Source: an optimization exercise on an open RTL-to-GDS flow (aim: small area, a short achievable clock period and few clock cycles per item). Production flows keep margins and buffers that such runs may drop.
RTL that was checked went through simulation tests only; none was proved equivalent to the original.
The series may have gaps, and a smaller design here may also do less where the tests do not look.
Only the layout flow was run in runs 2, 3 and 5; the RTL was not checked for function there.
Power figures rest on the tool's default switching activity, not on a simulated workload.

[flow/design.v]
`timescale 1ns / 1ps
module BlockA(
	input a,
	input b,
	input c_in,
	output s,
	output g,
	output p
	);
assign s = a ^ b ^ c_in;
assign g = a & b;
assign p = a | b;
endmodule
module BlockB(
	input c_in,
	input G_ij,
	input G_jk,
	input P_ij,
	input P_jk,
	output c_pass,
	output c_out,
	output G_out,
	output P_out
	);
assign G_out = G_jk | (P_jk & G_ij);
assign P_out = P_jk & P_ij;
assign c_pass = c_in;
assign c_out = G_ij | (P_ij & c_in);
endmodule
`timescale 1ns / 1ps
module CLATreeAdder128Bit(
		input [127:0] a,
		input [127:0] b,
		input carry_in,
		output [127:0] s,
		output carry_out
		);
		wire c [0:254];
		wire g [0:254];
		wire p [0:254];
		assign c[254] = carry_in;
		assign carry_out = g[254]|(p[254]&carry_in);
		generate
		genvar i;
			for(i = 0; i<128; i = i+1)
			begin: Block_Generator
				BlockA A(
					.a(a[i]),
					.b(b[i]),
					.s(s[i]),
					.g(g[i]),
					.p(p[i]),
					.c_in(c[i])
					);
				if	(i < 127)
					BlockB B(
						.c_in(c[i+128]),
						.c_pass(c[2*i]),
						.c_out(c[2*i+1]),
						.G_ij(g[2*i]),
						.G_jk(g[2*i+1]),
						.G_out(g[i+128]),
						.P_ij(p[2*i]),
						.P_jk(p[2*i+1]),
						.P_out(p[i+128])
						);
			end
		endgenerate
endmodule
`timescale 1ns / 1ps
module SequentialMultiplier128Bit(
    input [127:0] a,
    input [127:0] b,
	 input reset_n,
	 input clk,
    output [255:0] p,
	 output done
    );
	 parameter [1:0] 	START = 2'b00,
							ACCUM = 2'b01,
							SHIFT = 2'b10,
							DONE = 2'b11;
	 reg [127:0] a_shift, sum_shift;
	 reg [7:0] counter;
	 reg [1:0] state ;
	 reg c_reg;
	 wire [127:0] ab, sum;
	 wire carry;
	 CLATreeAdder128Bit add (
		.a(ab),
		.b(sum_shift),
		.carry_in(1'b0),
		.s(sum),
		.carry_out(carry)
		);
	 generate
	 genvar i;
		 for(i = 0; i<128; i = i+1)
		 begin: a_gen
			assign ab[i] = a_shift[0]&b[i];
		 end
	 endgenerate
	 always @(posedge clk or negedge reset_n)
	 begin
		if (!reset_n) 
			state <= START;
		else
		begin
		case (state)
			START :	begin
							a_shift <= a;
							sum_shift <= 128'h00000000000000000000000000000000;
							counter <= 8'b00000000;
							state <= ACCUM;
						end
			ACCUM :	begin
							sum_shift <= sum;
							c_reg <= carry;
							state <= SHIFT;
						end
			SHIFT :	begin
							{c_reg, sum_shift, a_shift} <= {1'b0, c_reg, sum_shift, a_shift[127:1]};
							counter <= counter + 1;
							state <= (counter == 127)? DONE : ACCUM;
						end
			DONE :	begin
							state <= DONE;
						end
		endcase
		end
	 end
	 assign p = {sum_shift, a_shift};
	 assign done = state[0]&state[1];
endmodule
[flow/config.mk]
export PLATFORM = sky130hd
export DESIGN_NAME = SequentialMultiplier128Bit
export DESIGN_NICKNAME = SequentialMultiplier128Bit
export VERILOG_FILES = /design/flow/design.v
export SDC_FILE = /design/flow/constraint.sdc
export NUM_CORES = 4
export LEC_CHECK = 0
export CAP_MARGIN = 20
export CORE_MARGIN = 2
export CORE_UTILIZATION = 40
export SLEW_MARGIN = 20
[flow/run.sh]
#!/bin/bash
# synth_recipe.tcl (not shown) runs the flow's synth.tcl, then flattens the netlist and writes it again
# the make line also repeats each setting of config.mk as NAME=value (left out here)
make -C /OpenROAD-flow-scripts/flow DESIGN_CONFIG=/design/flow/config.mk WORK_HOME=/design/flow/orfs CLKGATE_MAP_FILE= SYNTH_SCRIPT=/design/flow/synth_recipe.tcl finish
[flow/constraint.sdc]
create_clock -name core_clock -period 5.5 [get_ports {clk}]
set_input_delay 1.1000 -clock core_clock [delete_from_list [all_inputs] [get_ports {clk}]]
set_output_delay 1.1000 -clock core_clock [all_outputs]
set_load 0.01 [all_outputs]
==> run summary, run 1 <==
* IO Count at approximately 500
* Crit-path leading delay family: compound AO/OA/AOI/OAI gates
* DIE HEIGHT at 235.0 um
* Area of the mapped netlist at between 20000 and 25000 um2
* Final ANT Viol Nets at 0
* Commonest non-fill, non-tap cell in the layout: clkdlybuf4s50_1
* Reg power frac at 39.2%
* Combinational power share at 26.3%
* DR pass1 iterations at 5
* Final GP Congestion at between 0.8 and 0.9
* Switching Fraction at 29.15%
* Leak at around 12 nW
* WS Path Type: in2reg
* Met2 wire length at 30670 um
* Synth Area in Adders at between 20% and 30%
* Setup bufs post-CTS at 0
* Synth Warn # at 2
* Largest fanout on the critical path at 3
* Worst r2r path cells at 18
* Fraction of layout cells with a size suffix above 1 at 10.30%
* Max Cap Viol at 0
* Die ar. at 55200 um2
* Synth unique cells at 65
* Initial DRC Count at 793
* Cell area power density at 242.6 nW/um2
* Register area share after synthesis at a little under two fifths
* Synthesized Nets at 2623
* Max-slew violations at 0
* Leading cell types in the layout, fill and taps excluded: clkdlybuf4s50_1 (514), inv_1 (317), edfxtp_1 (265)
* # resized after CTS at 0
* Die X at 235.0 um
* Remaining DRCs at 0
* Starting Density at ~40%
* Worst setup path endpoint: sum_shift[78]$_DFFE_PP_
* Largest family of logic cells by synthesized area: adder cells
* Clock power frac at 34.5%
* Worst hold stages at 1
* Final HPWL DP at 46200 um
* Setup ws final at approximately 0.38 ns
* Crit path from: b[0]
* Clock-pin transition on the worst setup and hold timing paths at around 0.06 ns
* Synth Area in XOR/XNOR at 2.709%
* Hold WS at between 0.5 and 0.6 ns
* Switching power at 1.965 mW
* Largest net degree at the start of global routing at ~200
* Slew @ Worst Pin at 1.340 ns
* Initial antenna violation count at 7
* FMAX at between 150 and 200 MHz
* Total power at between 6 and 7 mW
* RSZ-0062 raised after global routing: no
* Post-route cell area at about 28000 um2
* Req. time, crit path at between 5 and 6 ns
* Stages on worst setup path at 20
* Setup crit end kind: flip-flop
* Met3 Usage GRT at 6.461%
* Max incr delay on CP at 0.46 ns
* Worst Setup Start Kind: input pin
* Post-layout min period at between 5 and 6 ns
* H-tree levels at 2
* Syn avg cell area at between 10 and 15 um2
* CP Cell Sequence: clkdlybuf4s50_1 > and2_1 > ha_1 > inv_1 > fa_1 > o21ba_1 > nor2_2 > a21boi_2 > a2111o_1 > o2111a_2 > nor4_4 > buf_4 > o21ai_2 > buf_4 > o21ai_2 > a21oi_1 > o31ai_1 > fa_1 > a22oi_1 > nor2b_1
* Worst r2r src: a_shift[0]$_DFFE_PP_
* CTS tree: built
* Min-Delay Path Class: reg2reg
* Multiplexer share of the synthesized area at 6.756%
* Setup violations, final at 0
* EDFF count, synth at ~270
* PortBufs at 514
* Final Non-Filler Cells at 3167
* Asr flop ratio synth at 0.7491%
* Hold Path End: a_shift[20]$_DFFE_PP_
* Register bit total from synthesis at 267
* Met1 GRT Util at 27.21%
* Cts hold-fix bufs at 0
* Met3 Routed Length at 4859 um
* Status: timing/DRC/antenna clean
* Worst-case clock buffer depth at 3
* Post-synthesis compound-gate area fraction at 10.02%
* Synth Area in Simple Gates at a little over a tenth
* Tcrit/Tclk final at 93.02%
* Number of buffers created by CTS at 36
* Global-route wire length before repair at 96220 um
* Setup TNS Final at 0 ns
* Clock skew at 0.02132 ns
* Int Power at approximately 4.8 mW
* Clk pwr at 2.32 mW
* Vias/cell at 4.940
* Top Layer Used: met5
* Nets at 3029
* Top pwr grp: registers
Testbench counts for the RTL of run 1, summed over its fixed seeds: cycles 99,072, items 384.
-- run 1: synthesized netlist by cell type, types with 3 or more instances --
cell type  instances  area (um2)
clkbuf_1          67       251.5
buf_1              5       18.77
nand2_1          175       656.9
xor2_1            36       315.3
buf_4            128       960.9
o21ai_2            3       26.28
inv_1            317        1190
o21bai_1          19       142.6
or3_1              5       31.28
nor3_1             7       35.03
ha_1             259        3241
o31ai_1           14       105.1
nor4_1            19       118.9
nor2_1            56       210.2
o21a_1             3       22.52
a221oi_1           5       43.79
o21ai_0           16       80.08
edfxtp_1         265        7958
a21boi_0          33       247.7
nor2b_1          109       681.9
or4_1              4       30.03
a22oi_1          100       750.7
xnor2_1           30       262.8
nand2b_1          32       200.2
a21oi_1           63       315.3
nand3_1            7       35.03
a21o_1             5       37.54
and2_1            18       112.6
o31ai_2            3       37.54
fa_1              64        1281
mux2_2           128        1441
-- run 1: final cells by class --
cell class                      instances  area (um2)
Fill cell                            4697       24870
Multi-Input combinational cell       1258       10960
Sequential cell                       267        8008
Timing Repair Buffer                  568        5625
Inverter                              317        1190
Clock buffer                           46       959.7
Tap cell                              688       860.8
Clock inverter                         19       168.9
Antenna cell                            4       10.01
run_1/cell_classes.png
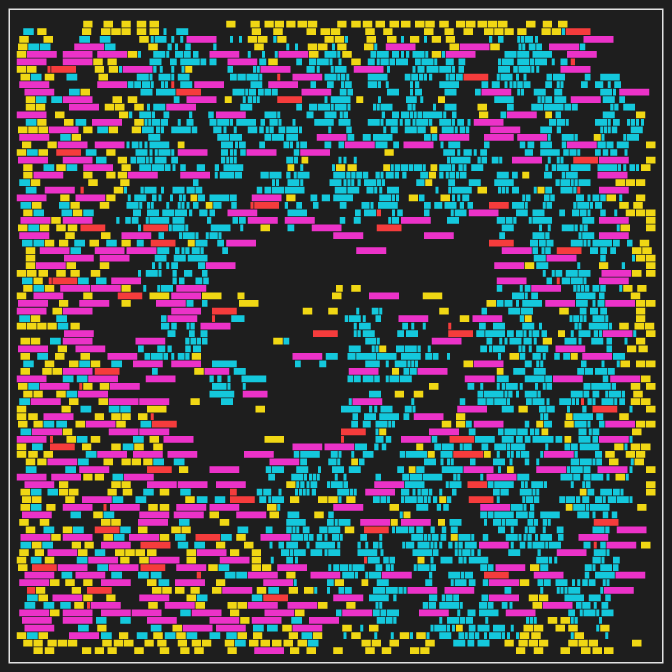
class	colour	cells	share of their area
flops	magenta	267	30%
other buffers and delay cells	yellow	568	21%
all other logic	cyan	1575	45%
clock drivers and dummy loads	red	65	4.2%
sequential share of cell area: 28.82%
core area: 52660 um2
# rows: 84

run_1/metal_stack.png
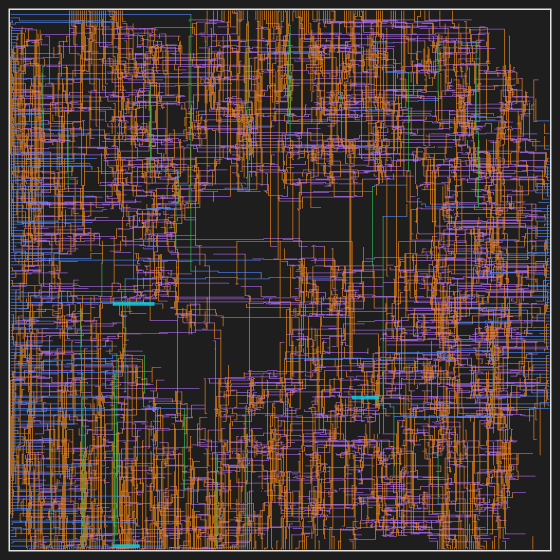
layer	colour	wire length
met2	orange	30.7 mm
met5	cyan	36.8 um
met3	blue	4860 um
met4	green	1440 um
met1	purple	25.3 mm
GRT Total Usage: 22.19%
WL/cell: 19.68 um
DR vias: 15.65k
drt total wl: 62340 um

run_1/registers.png
Other sequential cells in the stronger grey, the rest of the logic in the fainter grey.
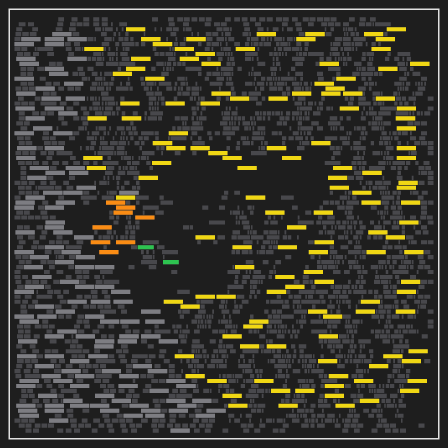
netlist name	colour	placed flops
sum_shift	yellow	128
state	green	2
counter	orange	8
not coloured	129
register area: 8008 um2
Finished Core Util: 52.76%

run_1/final_placement.png
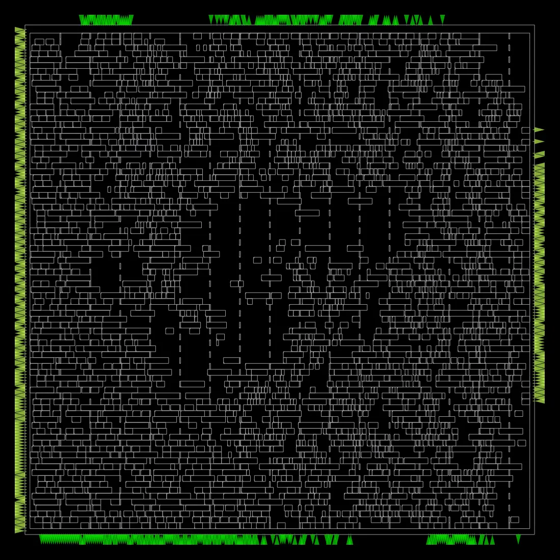
num tapcells: 688
Layout fillers: 4697
sequential cell count: 267

--- run 2: outline of the changes from run 1 ---
flow/design.v: 134 -> 1938 lines; modules unchanged: 0
  SequentialMultiplier128Bit: edited, 64 -> 1937 lines
  removed: BlockA, BlockB, CLATreeAdder128Bit
--- a/flow/config.mk
+++ b/flow/config.mk
@@ -6,6 +6,8 @@
 export NUM_CORES = 4
 export LEC_CHECK = 0
+export ABC_CLOCK_PERIOD_IN_PS = 2200
 export CAP_MARGIN = 20
 export CORE_MARGIN = 2
-export CORE_UTILIZATION = 40
+export CORE_UTILIZATION = 55
+export SETUP_SLACK_MARGIN = 3.3
 export SLEW_MARGIN = 20
run_2/registers.png
Other sequential cells in the stronger grey, the rest of the logic in the fainter grey.
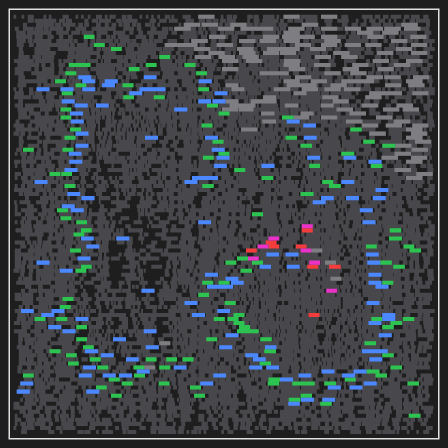
netlist name	colour	placed flops
C	green	130
Cp	magenta	7
Sp	red	8
p	blue	128
not coloured	151
Finished Core Util: 78.42%
sequential share of cell area: 16.47%

==> run 2 against run 1 <==
Synthesized cell count is 120% higher; clock power increased by about 60%; largest power group is now combinational cells; worst hold slack worse by 0.062 ns; worst setup slack improved by 1.2 ns; sequential power grew 36%; critical path depth down 3; count of clock-buffer cells in the layout up 21; area after synthesis up 110%; total power grew to 2.7 times the previous value.
==> run summary, run 2 <==
* Status: timing/DRC/antenna clean
* DIE HEIGHT at 288.8 um
* Register area at 10380 um2
* Post-synthesis compound-gate area fraction at 19.35%
* Die ar. at 83390 um2
* Commonest non-fill, non-tap cell in the layout: xnor2_1
* Worst-case clock buffer depth at 3
* Signal buffers at 1074
* #MultiIn Comb at 3462
* Stages on worst setup path at 17
* Asr flop ratio synth at 1.415%
* Clock Buffer Count at 67
* Syn avg cell area at about 10 um2
* Area of the mapped netlist at 44600 um2
* Clock-pin transition on the worst setup and hold timing paths at roughly 0.070 ns
* Max Cap Viol at 0
* Initial antenna violation count at 28
* Drt total wl at 195400 um
* Worst hold stages at 1
* Max incr delay on CP at 0.41 ns
* Multi-input logic area at about 38000 um2
* Crit path from: Sp[0]$_SDFF_PP0_
* Cell area power density at ~290 nW/um2
* Ant. Diodes at 11
* Clock power frac at between 20% and 30%
* Num tapcells at 1060
* Synth Warn # at 1
* Clk pwr at around 3.7 mW
* Setup crit end kind: flip-flop
* Combinational power share at around three fifths
* DR pass1 iterations at 8
* Number of non-clock inverters at 64
* Die X at a little under 300 um
* Leak at ~24 nW
* Largest net degree at the start of global routing at 78
* WS Path Type: reg2reg
* Worst r2r path cells at 17
* Remaining DRCs at 0
* Synth unique cells at 84
* Reg power frac at about a fifth
* Crit-path leading delay family: compound AO/OA/AOI/OAI gates
* Top pwr grp: combinational cells
* Switching Fraction at between 40 and 50%
* RSZ-0062 raised after global routing: yes
* Post-route cell area at 63060 um2
* Worst Setup Start Kind: flip-flop
* Nets at 5998
* Multiplexer share of the synthesized area at between 4 and 5%
* Post-layout min period at 3.893 ns
* Final ANT Viol Nets at 0
* Leading cell types by count after synthesis: xnor2_1 (606), a22oi_1 (588), fa_1 (514)
* Final HPWL DP at approximately 120000 um
* Vias/cell at roughly 6.7
* Register area share after synthesis at ~22%
* NonClk Buf Share at 18.24%
* Share of Yosys cell area claimed by the top area cell type at 23.07%
* Setup violations, final at 0
* Most numerous cell in the Yosys netlist: xnor2_1
* PortBufs at 514
* Largest fanout on the critical path at 2
* Clock skew at about 0.060 ns
* Synth Area in Simple Gates at 7.972%
* Setup TNS Final at 0 ns
* Cts hold-fix bufs at 0
* Worst setup path endpoint: p[224]$_DFF_P_
* Register bit total from synthesis at ~420
* Leading cell types in the layout, fill and taps excluded: xnor2_1 (444), a22oi_1 (347), fa_2 (347)
* Multi-input gate share of total cell area at between 50 and 60%
* Synthesized Nets at between 5k and 6k
* Hold WS at 0.5094 ns
* Switching power at 7.537 mW
* DR vias at 41.22k
* CTS tree: built
* Final Non-Filler Cells at between 6k and 7k
run_2/final_placement.png
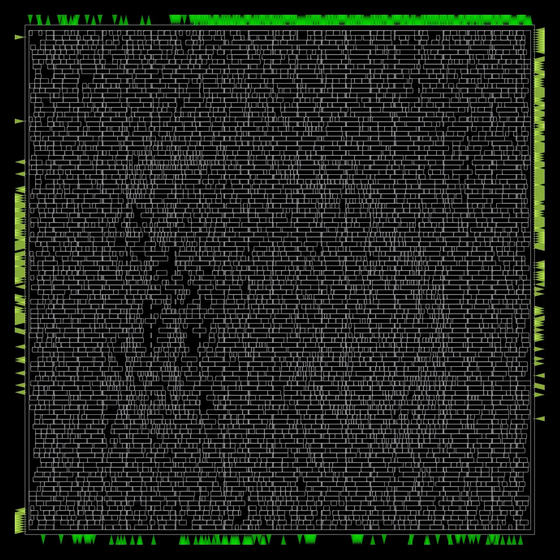
# rows: 104
sequential cell count: 424
core area: 80420 um2

## run 2: cell types whose count changed in the layout (fill, tap and decap cells not counted), moves of 137 or more
cell	change
buf_2	+156
clkdlybuf4s50_1	-386
xnor2_1	+414
a22oi_1	+247
fa_2	+347
ha_1	-175
buf_6	+323
buf_4	+217
edfxtp_1	-137
xnor2_2	+150
inv_1	-257
a22oi_2	+241
dfxtp_4	+142
## run 2: worst reg2reg max path, delay by kind of cell, from the launching register on
family | cells | cell delay [ns]
flip-flops | 1 | 0.32
AND/OR/NAND/NOR | 3 | 0.54
buffers and inverters | 4 | 0.51
XOR/XNOR | 1 | 0.18
adder cells (fa/ha/maj) | 2 | 0.77
AO/OA/AOI/OAI | 7 | 1.47
## run 2: per-layer routing
metal / vias up / wire [um] / track usage [%]
li1: 17000 / - / -
met1: 20620 / 70020 / 56.51
met5: - / 224 / 0
met2: 2744 / 87470 / 69.74
met4: 36 / 14530 / 26.17
met3: 816 / 23160 / 13.62
## run 2: repair_timing
item | in CTS | in global routing
setup buffers | 369 | 81
setup endpoints to repair | 748 | 529
gates cloned | 37 | 1
gates resized for setup | 2778 | 363
endpoints found under the hold margin | 0 | 0
pin swaps | 541 | 300
==> run 2 -> run 3 <==
--- a/flow/config.mk
+++ b/flow/config.mk
@@ -5,9 +5,9 @@
 export SDC_FILE = /design/flow/constraint.sdc
 export NUM_CORES = 4
 export LEC_CHECK = 0
-export ABC_CLOCK_PERIOD_IN_PS = 2200
+export ABC_CLOCK_PERIOD_IN_PS = 2700
 export CAP_MARGIN = 20
 export CORE_MARGIN = 2
-export CORE_UTILIZATION = 55
-export SETUP_SLACK_MARGIN = 3.3
+export CORE_UTILIZATION = 40
+export SETUP_SLACK_MARGIN = 2.8
 export SLEW_MARGIN = 20
run_3/metal_stack.png
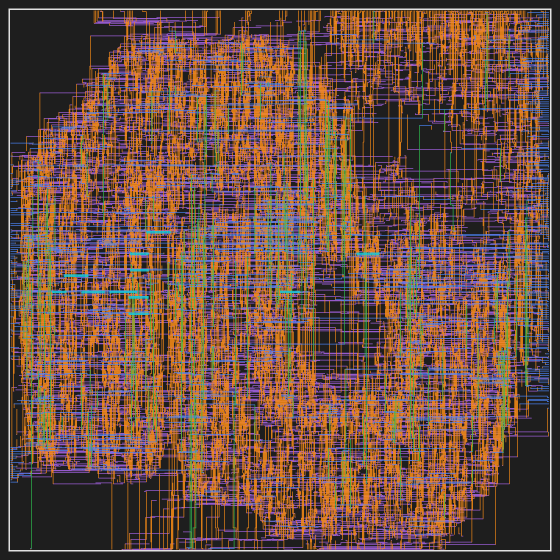
layer	colour	wire length
met2	orange	90.3 mm
met3	blue	15100 um
met5	cyan	130 um
met1	purple	74.0 mm
met4	green	7850 um
WL/cell: 29.30 um
GRT Total Usage: 31.89%
DR vias: 38.69k
drt total wl: 187400 um

==> run 3 against run 2 <==
Wire length is 4.1% lower; utilization shrank 24 points; count of clock-buffer cells in the layout is 4 lower; worst hold slack worse by 0.19 ns; combinational power shrank 5%; non-clock buffer count fell by 214; sequential share of layout area increased by 0.081 points; sequential cell count is the same; register-to-register slack improved by 0.09 ns; final area decreased by 4.1%; largest cell class unchanged.
==> run summary, run 3 <==
* Synth Area in XOR/XNOR at 12.84%
* Largest family of logic cells by synthesized area: adder cells
* Number of non-clock inverters at 64
* Register area share after synthesis at 21.97%
* Leading cell types by count after synthesis: xnor2_1 (606), a22oi_1 (588), fa_1 (514)
* WS Path Type: reg2reg
* Met3 Routed Length at 15110 um
* Finished Core Util at between 50% and 60%
* Cts hold-fix bufs at 0
* Global-route wire length before repair at 270500 um
* Vias in the first global route at 39.69k
* DP Area at 51410 um2
* Top class by area: multi-input combinational cells
* # rows at 122
* Multiplexer share of the synthesized area at 4.048%
* Setup bufs post-CTS at 185
* Clock skew at 0.05452 ns
* Initial DRC Count at 3216
* CP Data Arrival Time at ~4.4 ns
* Register area at ~10000 um2
* CP Cell Sequence: fa_2 > fa_2 > a21o_1 > a31o_1 > and3_4 > a211oi_4 > o31ai_4 > a31o_4 > buf_6 > a31oi_4 > o41ai_4 > buf_4 > a21oi_4 > o21ai_2 > xnor2_1 > o21ai_1
* CP most frequent cell: fa_2
* IO Count at 515
* Setup ws final at 1.695 ns
* Reg with most FFs: C
* Overflow after GRT at 0
* Remaining DRCs at 0
* Asr flop ratio synth at 1.415%
* Met3 Usage GRT at 6.493%
* Worst Setup Start Kind: flip-flop
* DIE HEIGHT at between 300 and 400 um
* Setup TNS Final at 0 ns
* Multi-input gate share of total cell area at 61.26%
* Fraction of layout cells with a size suffix above 1 at 36.67%
* Met2 wire length at 90270 um
* H-tree levels at 2
* Tcrit/Tclk final at about 69%
* Leak at around 23 nW
* CTS root buf: clkbuf_16
* DR pass1 iterations at 6
* Synth Area in Simple Gates at 7.972%
* Met1 wire length at 74030 um
* Setup crit end kind: flip-flop
* Final ANT Viol Nets at 0
* RSZ-0062 raised after global routing: yes
* Layout fillers at around 9.6k
* # placed instances at 6007
* FF-to-FF setup slack at between 1.5 and 2 ns
* Met1 GRT Util at 40.38%
* Leading cell types in the layout, fill and taps excluded: xnor2_1 (470), a22oi_1 (346), fa_2 (329)
* Nets at around 5.8k
* Most used DFF post-synth: dfxtp_1
* Final GP Congestion at 0.9299
* Max Cap Viol at 0
* Post-layout min period at about 3.8 ns
* #MultiIn Comb at 3461
* Most Crowded Layer GR: met2
* PortBufs at 514
* EDFF count, synth at 128
* Layout area overhead at 35.54%
* Synth unique cells at 84
* Initial antenna violation count at 17
* Worst-case clock buffer depth at 3
* Final-layout clock-cell area share at under 10%
* Slowest-stage cell, CP: fa_2
* Max incr delay on CP at 0.39 ns
* Signal buffers at 860
* Multi-input logic area at 37040 um2
* Clock-pin transition on the worst setup and hold timing paths at 0.07 ns
* Register bit total from synthesis at 424
* Max-slew violations at 0
* # resized after CTS at ~1.4k
* Number of buffers created by CTS at 51
* Ranking of synthesized cells by area: fa_1 (23%), dfxtp_1 (13%), xnor2_1 (12%)
* Post-route cell area at 60460 um2
* Most numerous cell in the Yosys netlist: xnor2_1
* Final HPWL DP at 126400 um
* Req. time, crit path at approximately 6.1 ns
* Commonest non-fill, non-tap cell in the layout: xnor2_1
* Synthesized Nets at 5452
* NonClk Buf Share at 15.92%
* Final hold viol count at 0
* VDD IR max at roughly 0.28 mV
* Min-Delay Path Class: in2async
* Die ar. at 114200 um2
* Setup violations, final at 0
* Max reg flops at 130
* Syn avg cell area at 9.844 um2
* Area of the mapped netlist at 44600 um2
* Final Non-Filler Cells at 6395
* Sequential cell count at 424
* Rel. slew slack at roughly a fifth
* Core area at 110700 um2
* Met2 Use GR at 53.43%
* Cell area power density at roughly 290 nW/um2
* Ant. Diodes at 7
* Yosys top cell by area: fa_1
* FMAX at between 200 and 300 MHz
* Post-synthesis compound-gate area fraction at approximately 19%
* Syn Inst Count at 4531
* Synth Area in Adders at 27.25%
* Largest fanout on the critical path at 4
* Worst skew pair latency at 0.68 ns
* Share of Yosys cell area claimed by the top area cell type at 23.07%
* Starting Density at 40.30%
* Slew @ Worst Pin at 1.189 ns
* Die X at roughly 340 um
* Status: timing/DRC/antenna clean
* Hold WS at 0.3231 ns
* Total power at 17.59 mW
* CTS tree: built
* Vias/cell at 6.049
* Largest net degree at the start of global routing at approximately 130
* Pre-CTS worst setup slack at ~0.86 ns
* Sequential share of cell area at 16.55%
* Synth Warn # at 1
* Num tapcells at around 1.5k
* Top Layer Used: met5
run_3/final_clocks.png
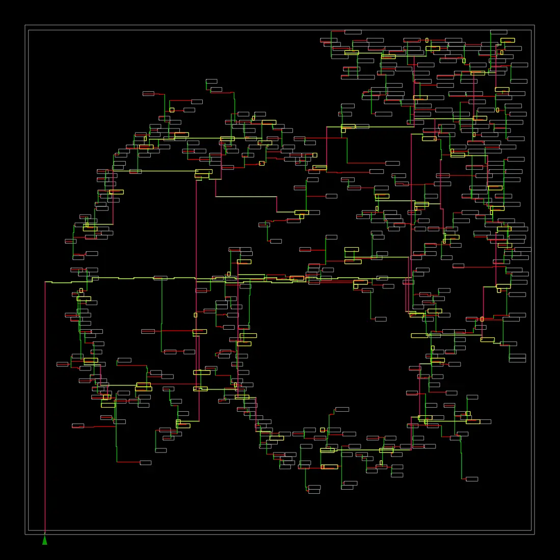
# clock sinks: 424
Clock Buffer Count: 63

run 3: cell counts after synthesis:
Identical to the previous run, type by type.
run 3: worst max-delay path: cells and delay by family, from the launching register on:
kind	cells	cell delay, ns
AO/OA/AOI/OAI	10	1.90
XOR/XNOR	1	0.19
adder cells (fa/ha/maj)	2	0.74
buffers and inverters	2	0.33
flip-flops	1	0.32
AND/OR/NAND/NOR	1	0.19
run 3: final timing paths:
check                      cells after the start          startpoint                  to
hold reg to reg                                1  cnt[3]$_DFFE_PN0N_  cnt[3]$_DFFE_PN0N_
hold / removal                                 1             reset_n  cnt[3]$_DFFE_PN0N_
min in group core_clock                        1  cnt[3]$_DFFE_PN0N_  cnt[3]$_DFFE_PN0N_
setup / recovery                              16    Sp[0]$_SDFF_PP0_      p[254]$_DFF_P_
setup reg to reg                              16    Sp[0]$_SDFF_PP0_      p[254]$_DFF_P_
max in group asynchronous                      1             reset_n    cnt[4]$_DFF_PN0_
run 3: power by group:
group	internal [mW]	total [mW]	switching, mW
clock network	1.91	3.48	1.57
logic	5.06	10.5	5.40
registers	3.42	3.64	0.228
total	10.4	17.6	7.20
==> run 3 -> run 4 <==
--- a/flow/design.v
+++ b/flow/design.v
@@ -1881,11 +1881,8 @@
   assign Cn[137] = 1'b0;
   assign Sn[138] = 1'b0;
   assign Cn[138] = 1'b0;
-  wire [135:0] X = {S[127:0], Sp} + {C[127:0], Cp, cv[0]} + {135'b0, cv[1]};
-  wire c8 = X[8] ^ S[0] ^ C[0];
-  wire [7:0] Lb = {X[7] ^ n3p, X[6:0]};
-  wire [1:0] cvn = {X[7] & n3p, c8};
-  wire [127:0] H = X[135:8];
+  wire [9:0] L = {2'b00, Sp} + {2'b00, Cp, 1'b0} + {2'b00, n3p, 7'b0} + {8'b0, cv};
+  wire [127:0] H = S[127:0] + C[127:0] + {127'b0, L[8]};
   wire [8:0] wa = ld ? {a[8:1], 1'b0} : {pl[16] & (cnt != 5'd14), pl[15:8]};
   wire [3:0] one_n, two_n, neg_n;
   genvar g;
@@ -1922,15 +1919,15 @@
       Cp <= 7'd0;
       n3p <= 1'b0;
       cv <= 2'd0;
-      if (!done_r) pl <= {Lb, pl[127:8]};
+      if (!done_r) pl <= {L[7:0], pl[127:8]};
     end else begin
       S <= Sn[138:8];
       C <= Cn[138:8];
       Sp <= Sn[7:0];
       Cp <= Cn[7:1];
       n3p <= neg[3];
-      cv <= cvn;
-      pl <= {Lb, pl[127:8]};
+      cv <= L[9:8];
+      pl <= {L[7:0], pl[127:8]};
     end
   end
   assign p = {S[127:0], pl};
--- a/flow/config.mk
+++ b/flow/config.mk
@@ -5,9 +5,7 @@
 export SDC_FILE = /design/flow/constraint.sdc
 export NUM_CORES = 4
 export LEC_CHECK = 0
-export ABC_CLOCK_PERIOD_IN_PS = 2700
 export CAP_MARGIN = 20
 export CORE_MARGIN = 2
 export CORE_UTILIZATION = 40
-export SETUP_SLACK_MARGIN = 2.8
 export SLEW_MARGIN = 20
run_4/final_clocks.png
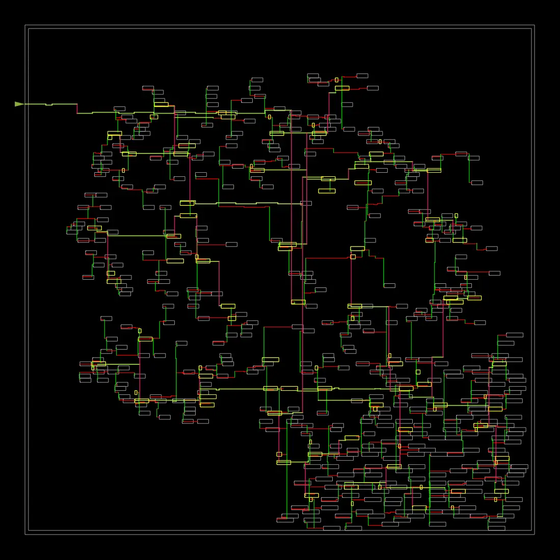
clock skew: 0.05785 ns
clk pwr: 3.81 mW
worst skew pair latency: 0.68 ns

==> run 4 against run 3 <==
Final area down 14%; largest cell class unchanged; maximum frequency down 27%; highest routed layer unchanged; register-to-register slack worse by 1.4 ns; first-iteration DRC count up 5.6%; critical endpoint is now p[195]$_DFF_P_; sequential share of layout area up 2.4 points; utilization down 7.6 points; die area down 0.61%; global-route usage down 3.3 points; count of clock-buffer cells in the layout up 5.
==> run summary, run 4 <==
* Initial antenna violation count at 21
* Met3 Routed Length at about 14000 um
* # resized after CTS at 7
* Top pwr grp: combinational cells
* EDFF count, synth at 128
* Share of Yosys cell area claimed by the top area cell type at 23.35%
* Multi-input logic area at 31840 um2
* Sequential cell count at 424
* CTS root buf: clkbuf_16
* Reg with most FFs: C
* Met3 Usage GRT at 6.022%
* Final ANT Viol Nets at 0
* #MultiIn Comb at 3401
* Largest fanout on the critical path at 5
* Worst Setup Start Kind: flip-flop
* Worst setup path endpoint: p[195]$_DFF_P_
* Layout area overhead at 17.05%
* Met1 GRT Util at between 30% and 40%
* Largest net degree at the start of global routing at 100
* DR pass1 iterations at 9
* Synth unique cells at 75
* Max Cap Viol at 0
* Most used DFF post-synth: dfxtp_1
* Combinational power share at 52.8%
* Register area at around 10000 um2
* Status: timing/DRC/antenna clean
* Most numerous cell in the Yosys netlist: xnor2_1
* Worst r2r src: Sp[1]$_SDFF_PP0_
* Commonest non-fill, non-tap cell in the layout: xnor2_1
* Ranking of synthesized cells by area: fa_1 (23%), dfxtp_1 (13%), xnor2_1 (12%)
* Crit path from: Sp[1]$_SDFF_PP0_
* Register area share after synthesis at approximately 22%
* Layout fillers at 10.40k
* Most Crowded Layer GR: met2
* Setup bufs post-CTS at 0
* Syn avg cell area at about 10 um2
* Register bit total from synthesis at 424
* # clock sinks at 424
* Top Layer Used: met5
* Reg power frac at 23.5%
* DIE HEIGHT at about 340 um
* Final-layout clock-cell area share at under 10%
* Met1 wire length at 66820 um
* Clock power frac at a little under a quarter
* Fraction of layout cells with a size suffix above 1 at 8.259%
* Number of buffers created by CTS at between 50 and 60
* Signal buffers at 620
* Clock-pin transition on the worst setup and hold timing paths at 0.06 ns
* Setup violations, final at 0
* Worst r2r path cells at 24
* Starting Density at 40.17%
* Post-layout min period at 5.217 ns
* CP Cell Sequence: fa_2 > ha_1 > a21o_1 > a21oi_2 > o21bai_1 > a21oi_2 > o21bai_1 > a21oi_2 > xnor2_2 > fa_2 > buf_4 > buf_4 > a31oi_4 > nor3_4 > or4b_4 > a21o_1 > a21oi_2 > buf_6 > o41ai_1 > a21o_1 > a41oi_1 > o21ai_0 > xnor2_1 > o21ai_0
* CTS tree: built
* Clock Buffer Count at 68
* Nets at 5484
* IO Count at about 520
* Stages on worst setup path at 24
* Slew @ Worst Pin at 1.185 ns
* P_seq at approximately 3.8 mW
* Max incr delay on CP at 0.54 ns
* FF-to-FF setup slack at 0.28 ns
* Initial DRC Count at 3395
* Vias in the first global route at 36.48k
* FMAX at roughly 190 MHz
* Num tapcells at 1488
* H-tree levels at 2
* Max reg flops at 130
* Setup crit end kind: flip-flop
* GRT Total Usage at 28.55%
* Asr flop ratio synth at 1.415%
* Area of the mapped netlist at 44330 um2
* RR Endpoint: p[195]$_DFF_P_
* Drt total wl at between 150000 and 200000 um
* Synthesized Nets at between 5k and 6k
* # placed instances at 5982
* Number of non-clock inverters at 54
* WL/cell at 27.07 um
* Final GP Congestion at a little under 1
* PortBufs at 514
* Leading cell types by count after synthesis: xnor2_1 (595), a22oi_1 (586), fa_1 (517)
* Die X at roughly 340 um
* Final hold viol count at 0
* DR vias at approximately 36k
* Met2 wire length at 79970 um
* Final HPWL DP at 128500 um
* Rel. slew slack at 20.97%
* Die ar. at 113500 um2
* Top class by area: multi-input combinational cells
* Tcrit/Tclk final at 94.85%
* CP most frequent cell: a21oi_2
* Switching Fraction at slightly above 40%
* Max-slew violations at 0
* Cts hold-fix bufs at 0
* VDD IR max at about 0.27 mV
* Switching power at 6.514 mW
* Int Power at between 9 and 10 mW
* Ant. Diodes at 6
* Worst-case clock buffer depth at 3
* Remaining DRCs at 0
* Req. time, crit path at 5.96 ns
* Slowest-stage cell, CP: or4b_4
* Syn Inst Count at between 4k and 5k
* Vias/cell at 5.922
* Overflow after GRT at 0
* Min-Delay Path Class: in2async
* Crit-path leading delay family: compound AO/OA/AOI/OAI gates
* Multi-input gate share of total cell area at 61.37%
* Leading cell types in the layout, fill and taps excluded: xnor2_1 (594), a22oi_1 (586), fa_1 (514)
* Yosys top cell by area: fa_1
* Final Non-Filler Cells at slightly above 6k
* Met2 Use GR at 47.78%
* NonClk Buf Share at 12.01%
* Cell area power density at 311.0 nW/um2
* CP Data Arrival Time at 5.68 ns
* Synth Warn # at 1
* WS Path Type: reg2reg
* Combinational logic power at 8.52 mW
* Global-route wire length before repair at about 240000 um
* Leak at between 15 and 20 nW
* Worst path buffer plus inverter count at 3
Testbench counts for the RTL of run 4, summed over its fixed seeds: cycles 6,912, items 384.
run_4/cell_classes.png
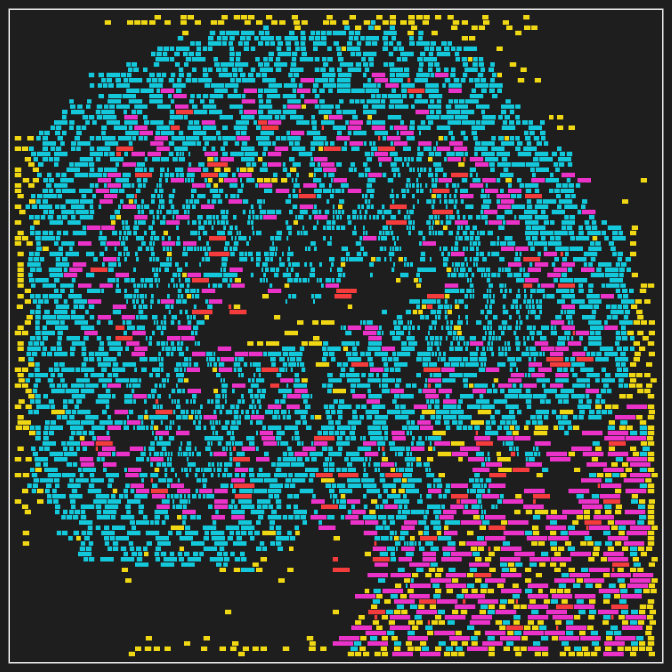
class	colour	cells	share of their area
all other logic	cyan	3455	64%
flops	magenta	424	20%
other buffers and delay cells	yellow	620	12%
clock drivers and dummy loads	red	102	3.8%
Finished Core Util: 47.01%
# rows: 122
core area: 110400 um2
post-route cell area: 51890 um2
sequential share of cell area: 18.98%

-- run 4: cell count changes after synthesis, moves of 8 or more --
cell      before  now
a21o_1        57   82
buf_1         80   68
buf_2         10   19
inv_1         64   54
mux2i_1       42   51
nand2_1      225  205
nand2b_1      18   10
nand4_1       77   64
o211ai_1       2   11
o21ai_1       17    6
o31a_1         8    0
xnor2_1      606  595
-- run 4: kinds of logic (layout without fill, tap and decap cells) --
group / count (synthesis) / in the layout / synth area share [%]
compound gates: 1269 / 1269 / 19.41
simple gates: 641 / 641 / 7.265
fa+ha+maj: 671 / 671 / 27.70
xor+xnor: 646 / 646 / 12.76
buf+inv: 629 / 776 / 6.478
flops: 424 / 424 / 22.11
mux: 174 / 174 / 4.276
other cells: 0 / 6 / 0
-- run 4: through the flow --
step	instance area [um2]	setup TNS [ns]	power, mW	worst slack (ns)	hold WS (ns)
floorplan	44330	0	9.494	0.2832	0.4595
global placement	49790	-0.6033	12.31	-0.1247	0.4823
detailed placement	49790	-1.728	12.38	-0.1860	0.4918
CTS	51710	0	16.28	0.006765	0.3259
global route	51880	-0.01901	17.41	-0.01630	0.3369
finish	51890	0	16.14	0.2830	0.3533
--- run 5: outline of the changes from run 4 ---
flow/design.v: 1935 -> 2892 lines; modules unchanged: 0
  SequentialMultiplier128Bit: edited, 1934 -> 2891 lines
--- a/flow/config.mk
+++ b/flow/config.mk
@@ -8,4 +8,5 @@
 export CAP_MARGIN = 20
 export CORE_MARGIN = 2
-export CORE_UTILIZATION = 40
+export CORE_UTILIZATION = 50
+export SETUP_SLACK_MARGIN = 2.8
 export SLEW_MARGIN = 20
run_5/final_placement.png
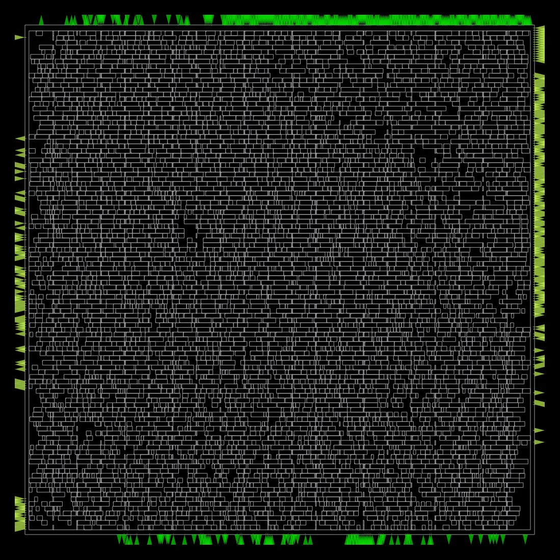
# rows: 106
sequential cell count: 436

==> run 5 against run 4 <==
Still clean on timing, DRC and antenna; die area fell by 24%; synthesized cell count is 5.4% lower; first-iteration DRC count shrank 3.4%; count of clock-buffer cells in the layout rose by 6; sequential share of layout area decreased by 2.4 points; register-to-register slack improved by 1.7 ns; maximum frequency grew 49%; sequential cell count up 12; worst hold slack gained 0.078 ns; critical endpoint is now p[210]$_DFF_P_.
==> run summary, run 5 <==
* Status: timing/DRC/antenna clean
* Nets at between 5k and 6k
* Number of non-clock inverters at 492
* Worst path buffer plus inverter count at 1
* Num tapcells at 1080
* Layout area overhead at 47.11%
* Leak at around 25 nW
* # placed instances at between 5k and 6k
* # resized after CTS at 1921
* NonClk Buf Share at 18.90%
* DR pass1 iterations at 5
* Core area at about 84000 um2
* Top class by area: multi-input combinational cells
* Clock Buffer Count at 74
* FF-to-FF setup slack at 2.00 ns
* Max-slew violations at 0
* VDD IR max at 0.2404 mV
* Most used DFF post-synth: dfxtp_1
* Initial antenna violation count at 7
* Setup TNS Final at 0 ns
* Ant. Diodes at 3
* Starting Density at 50.49%
* Switching Fraction at a little over two fifths
* Most numerous cell in the Yosys netlist: xnor2_1
* PortBufs at approximately 510
* Initial DRC Count at 3279
* Register area at 10310 um2
* Die X at 294.5 um
* Combinational power share at 60.3%
* Slowest-stage cell, CP: a211o_4
* Top pwr grp: combinational cells
* RSZ-0062 raised after global routing: yes
* RR Endpoint: p[210]$_DFF_P_
* Final Non-Filler Cells at 6065
* Sequential share of cell area at 16.62%
* P_seq at 3.78 mW
* Crit path from: p[131]$_DFF_P_
* Clock skew at approximately 0.028 ns
* Area of the mapped netlist at 42190 um2
* Fraction of layout cells with a size suffix above 1 at 45.26%
* Share of Yosys cell area claimed by the top area cell type at between 20% and 30%
* Post-route cell area at 62060 um2
* DIE HEIGHT at 294.5 um
* Clk pwr at ~3.8 mW
* Max Cap Viol at 0
* Vias in the first global route at about 38k
* Final ANT Viol Nets at 0
* DR vias at 37.12k
* Combinational logic power at 11.4 mW
* Remaining DRCs at 0
* Register bit total from synthesis at 436
* Tcrit/Tclk final at between 60% and 70%
* Cts hold-fix bufs at 0
* Max incr delay on CP at 0.41 ns
* Final GP Congestion at 0.8902
* Yosys top cell by area: fa_1
* Number of buffers created by CTS at 54
* # clock sinks at approximately 440
* EDFF count, synth at 128
* Worst r2r path cells at 15
* Hold WS at 0.4314 ns
* Crit-path leading delay family: compound AO/OA/AOI/OAI gates
* Setup ws final at 1.998 ns
* Min-Delay Path Class: in2async
* Finished Core Util at between 70% and 80%
* Commonest non-fill, non-tap cell in the layout: xnor2_1
* Signal buffers at 1101
* Layout fillers at 5597
* FMAX at 285.6 MHz
* Final-layout clock-cell area share at between 2 and 3%
* Worst Setup Start Kind: flip-flop
* Setup violations, final at 0
* Largest fanout on the critical path at 4
* DP Area at a little under 50000 um2
* Syn Inst Count at 4213
* GRT Total Usage at around two fifths
* Max reg flops at 130
* Clock-pin transition on the worst setup and hold timing paths at 0.07 ns
* Worst-case clock buffer depth at 3
* Syn avg cell area at about 10 um2
* Final HPWL DP at 104600 um
* Post-layout min period at 3.502 ns
* #MultiIn Comb at 2852
* Reg with most FFs: C
* Global-route wire length before repair at roughly 250000 um
* Worst setup path endpoint: p[210]$_DFF_P_
* Setup bufs post-CTS at between 300 and 400
* Synthesized Nets at 5141
* Slew @ Worst Pin at 1.119 ns
* Pre-CTS worst setup slack at 1.165 ns
* Final hold viol count at 0
* Multi-input gate share of total cell area at 56.00%
* Rel. slew slack at 25.39%
* CTS root buf: clkbuf_16
* Overflow after GRT at 0
* Int Power at around 11 mW
* Total power at 18.98 mW
* IO Count at 515
* Reg power frac at 19.9%
* CP Cell Sequence: ha_4 > fa_2 > a21oi_2 > nor2b_1 > o31ai_1 > nand2_2 > o211ai_1 > buf_4 > and2_4 > nand2_4 > a21bo_4 > a211o_4 > o31ai_4 > xor2_1 > o21ai_1
* Setup crit end kind: flip-flop
* Req. time, crit path at 5.99 ns
* Synth unique cells at 74
* Cell area power density at 305.8 nW/um2
* Switching power at between 7 and 8 mW
* Die ar. at 86710 um2
* Vias/cell at 6.120
* CP Data Arrival Time at 3.99 ns
* Leading cell types by count after synthesis: xnor2_1 (585), fa_1 (521), inv_1 (484)
* Largest net degree at the start of global routing at 129
* Synth Warn # at 1
* Leading cell types in the layout, fill and taps excluded: xnor2_1 (393), inv_1 (340), buf_4 (309)
* Register area share after synthesis at a little under a quarter
* Clock power frac at 19.8%
* Ranking of synthesized cells by area: fa_1 (25%), dfxtp_1 (14%), xnor2_1 (12%)
* Worst skew pair latency at between 0.6 and 0.7 ns
* WS Path Type: reg2reg
* Worst r2r src: p[131]$_DFF_P_
* Asr flop ratio synth at 1.376%
* H-tree levels at 2
* Multi-input logic area at 34760 um2
* Stages on worst setup path at 15
* CTS tree: built
run_5/metal_stack.png
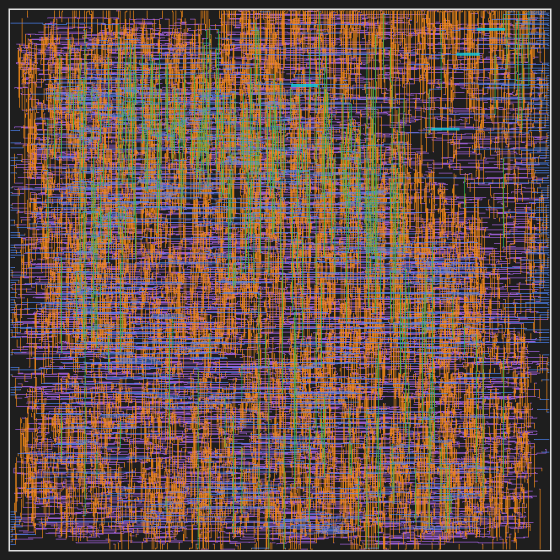
layer	colour	wire length
met1	purple	68.0 mm
met3	blue	19500 um
met5	cyan	51.5 um
met4	green	9770 um
met2	orange	79.3 mm
WL/cell: 29.14 um
drt total wl: 176700 um

-- run 5: cell count changes after synthesis, sizes merged, moves of 31 or more --
cell and change:
a21o -39, a21oi -111, a22oi -219, clkbuf -149, inv +431, mux2i -36, nand2 -108, nand4 -49
nor2 -66, o21ai -59, o21bai -31, o22ai +256
-- run 5: layer usage --
| metal | global-route usage (%) | share of wire, % | wire (um) | vias to the layer above |
|---|---|---|---|---|
| li1 | - | - | - | 15610 |
| met1 | 52.70 | 39 | 68050 | 18620 |
| met2 | 59.80 | 45 | 79340 | 2296 |
| met3 | 8.461 | 11 | 19520 | 582 |
| met4 | 17.45 | 5.5 | 9769 | 8 |
| met5 | 0 | 0.029 | 51 | - |
-- run 5: kinds of logic (layout without fill, tap and decap cells) --
family          count (synthesis)  after routing  share of synthesized area (%)
compound gates               1012           1012                          15.82
flops                         436            436                          23.80
fa+ha+maj                     670            670                          29.14
simple gates                  397            398                          5.081
xor+xnor                      638            638                          13.25
buf+inv                       926           1694                          9.378
other cells                     0              3                              0
mux                           134            134                          3.532

## Gallery

Placement by cell class.
picture 1
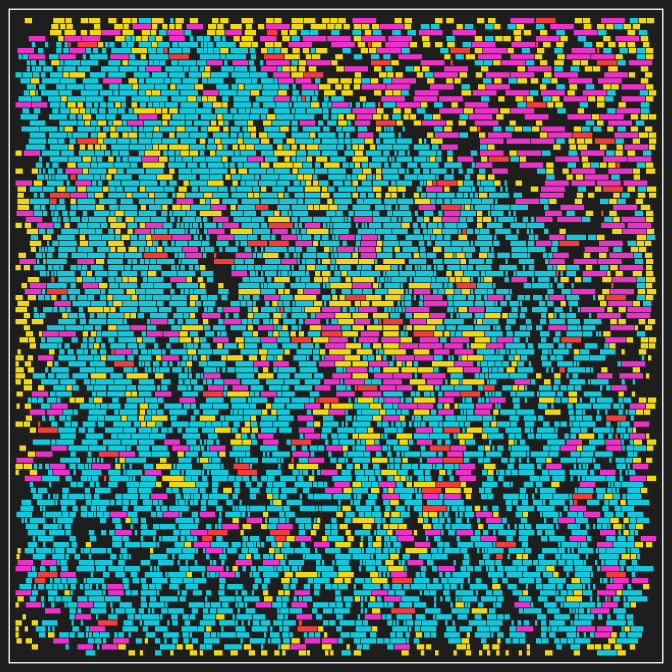
picture 2
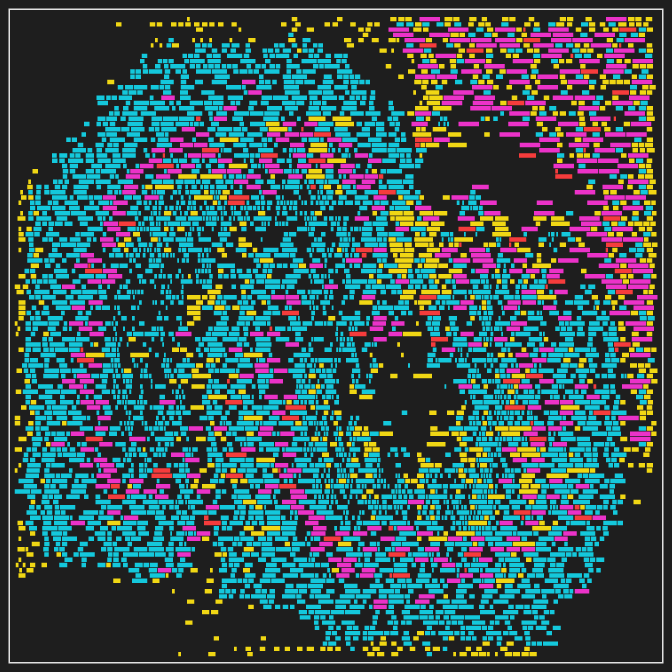
picture 3
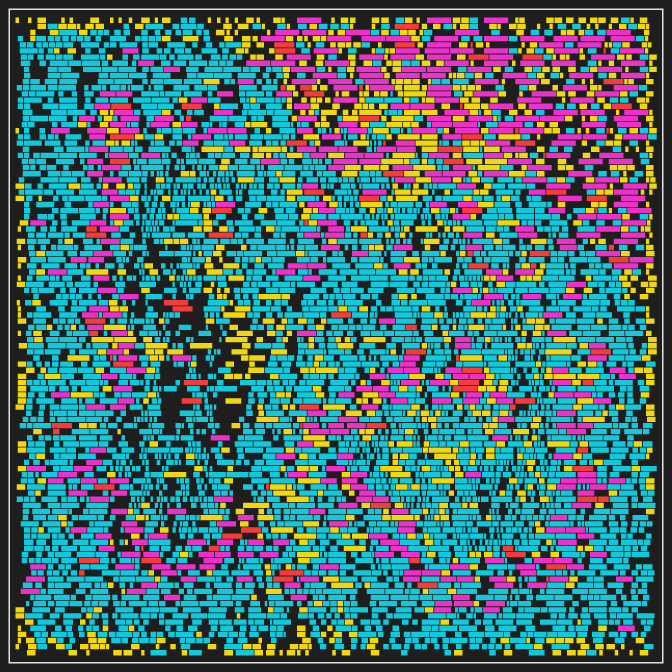
run 2: picture 3
run 3: picture 2
run 5: picture 1

Key to picture 3:
class	colour	cells	share of their area
all other logic	cyan	3526	62%
clock drivers and dummy loads	red	95	2.9%
other buffers and delay cells	yellow	1074	19%
flops	magenta	424	17%


## Gallery

The clock network.
(a)
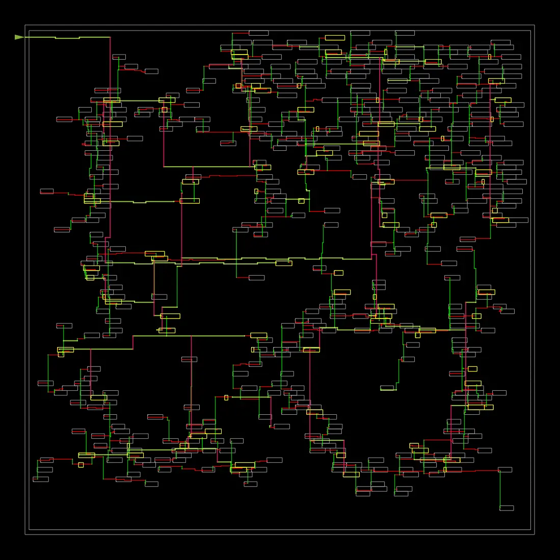
(b)
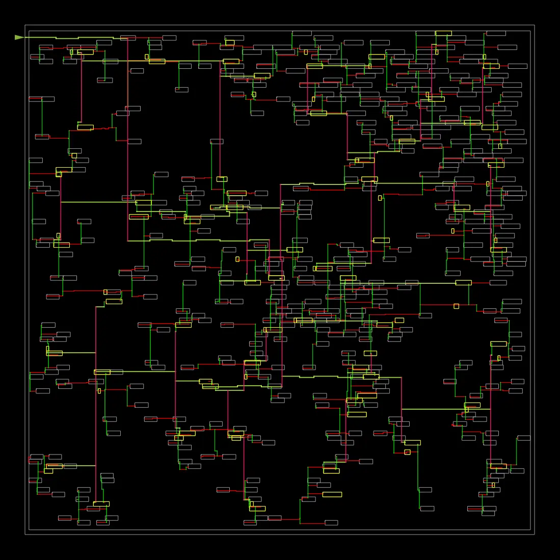
(c)
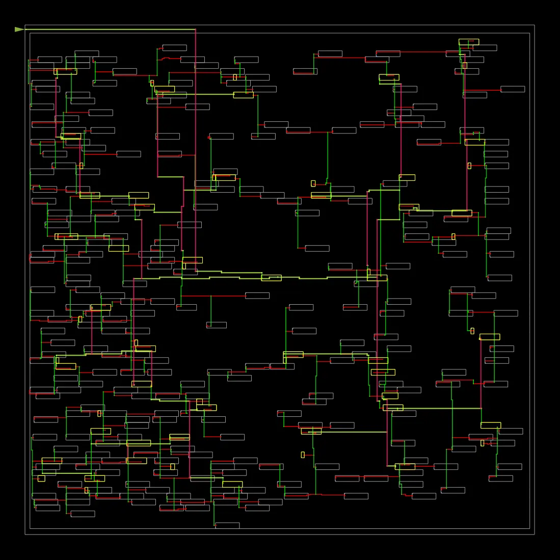
The one with the fewest clock buffers is (c).
The one with the fewest sequential cells is (c).
- (c) = run 1
- (b) = run 5
- (a) = run 2

-- re-timing with driven ports --
The flow's constraints put no driver on any port. The routed layouts listed below were extracted and timed again, unchanged, in two steps. Step 1 sets driving cells, clkbuf_16 on the clock port and buf_2 on the other inputs (assumed; they add their load-dependent delay and slew). Step 2 times the ports against the registers' clock, not the clock port: input delays grow and output delays shrink by t, the midpoint of the rising clock arrivals with the driver on. Slacks: ideal / step 1 / step 2; pairs: ideal / step 1.
run | t, ns | setup slack, ns | hold slack, ns | latest minus earliest clock arrival (ns) | worst slew at a driven data input, ns
run 1 | 0.599 | 0.384 / 0.342 / -0.257 | 0.571 / 0.571 / 0.571 | 0.021 / 0.022 | 0.13
run 2 | 0.711 | 1.607 / 1.607 / 1.607 | 0.509 / 0.509 / 0.509 | 0.060 / 0.060 | 0.21
run 3 | 0.737 | 1.695 / 1.695 / 1.695 | 0.323 / 0.278 / 0.506 | 0.054 / 0.054 | 0.20
run 4 | 0.727 | 0.283 / 0.283 / 0.283 | 0.353 / 0.314 / 0.500 | 0.058 / 0.058 | 0.22
run 5 | 0.720 | 1.998 / 1.998 / 1.598 | 0.431 / 0.395 / 0.502 | 0.028 / 0.028 | 0.13
With both steps, setup timing fails in run 1, where it was met with ideal ports. The setup slack of run 1, which loses most, moves by -0.042 ns with the drivers and by -0.641 ns with both steps.
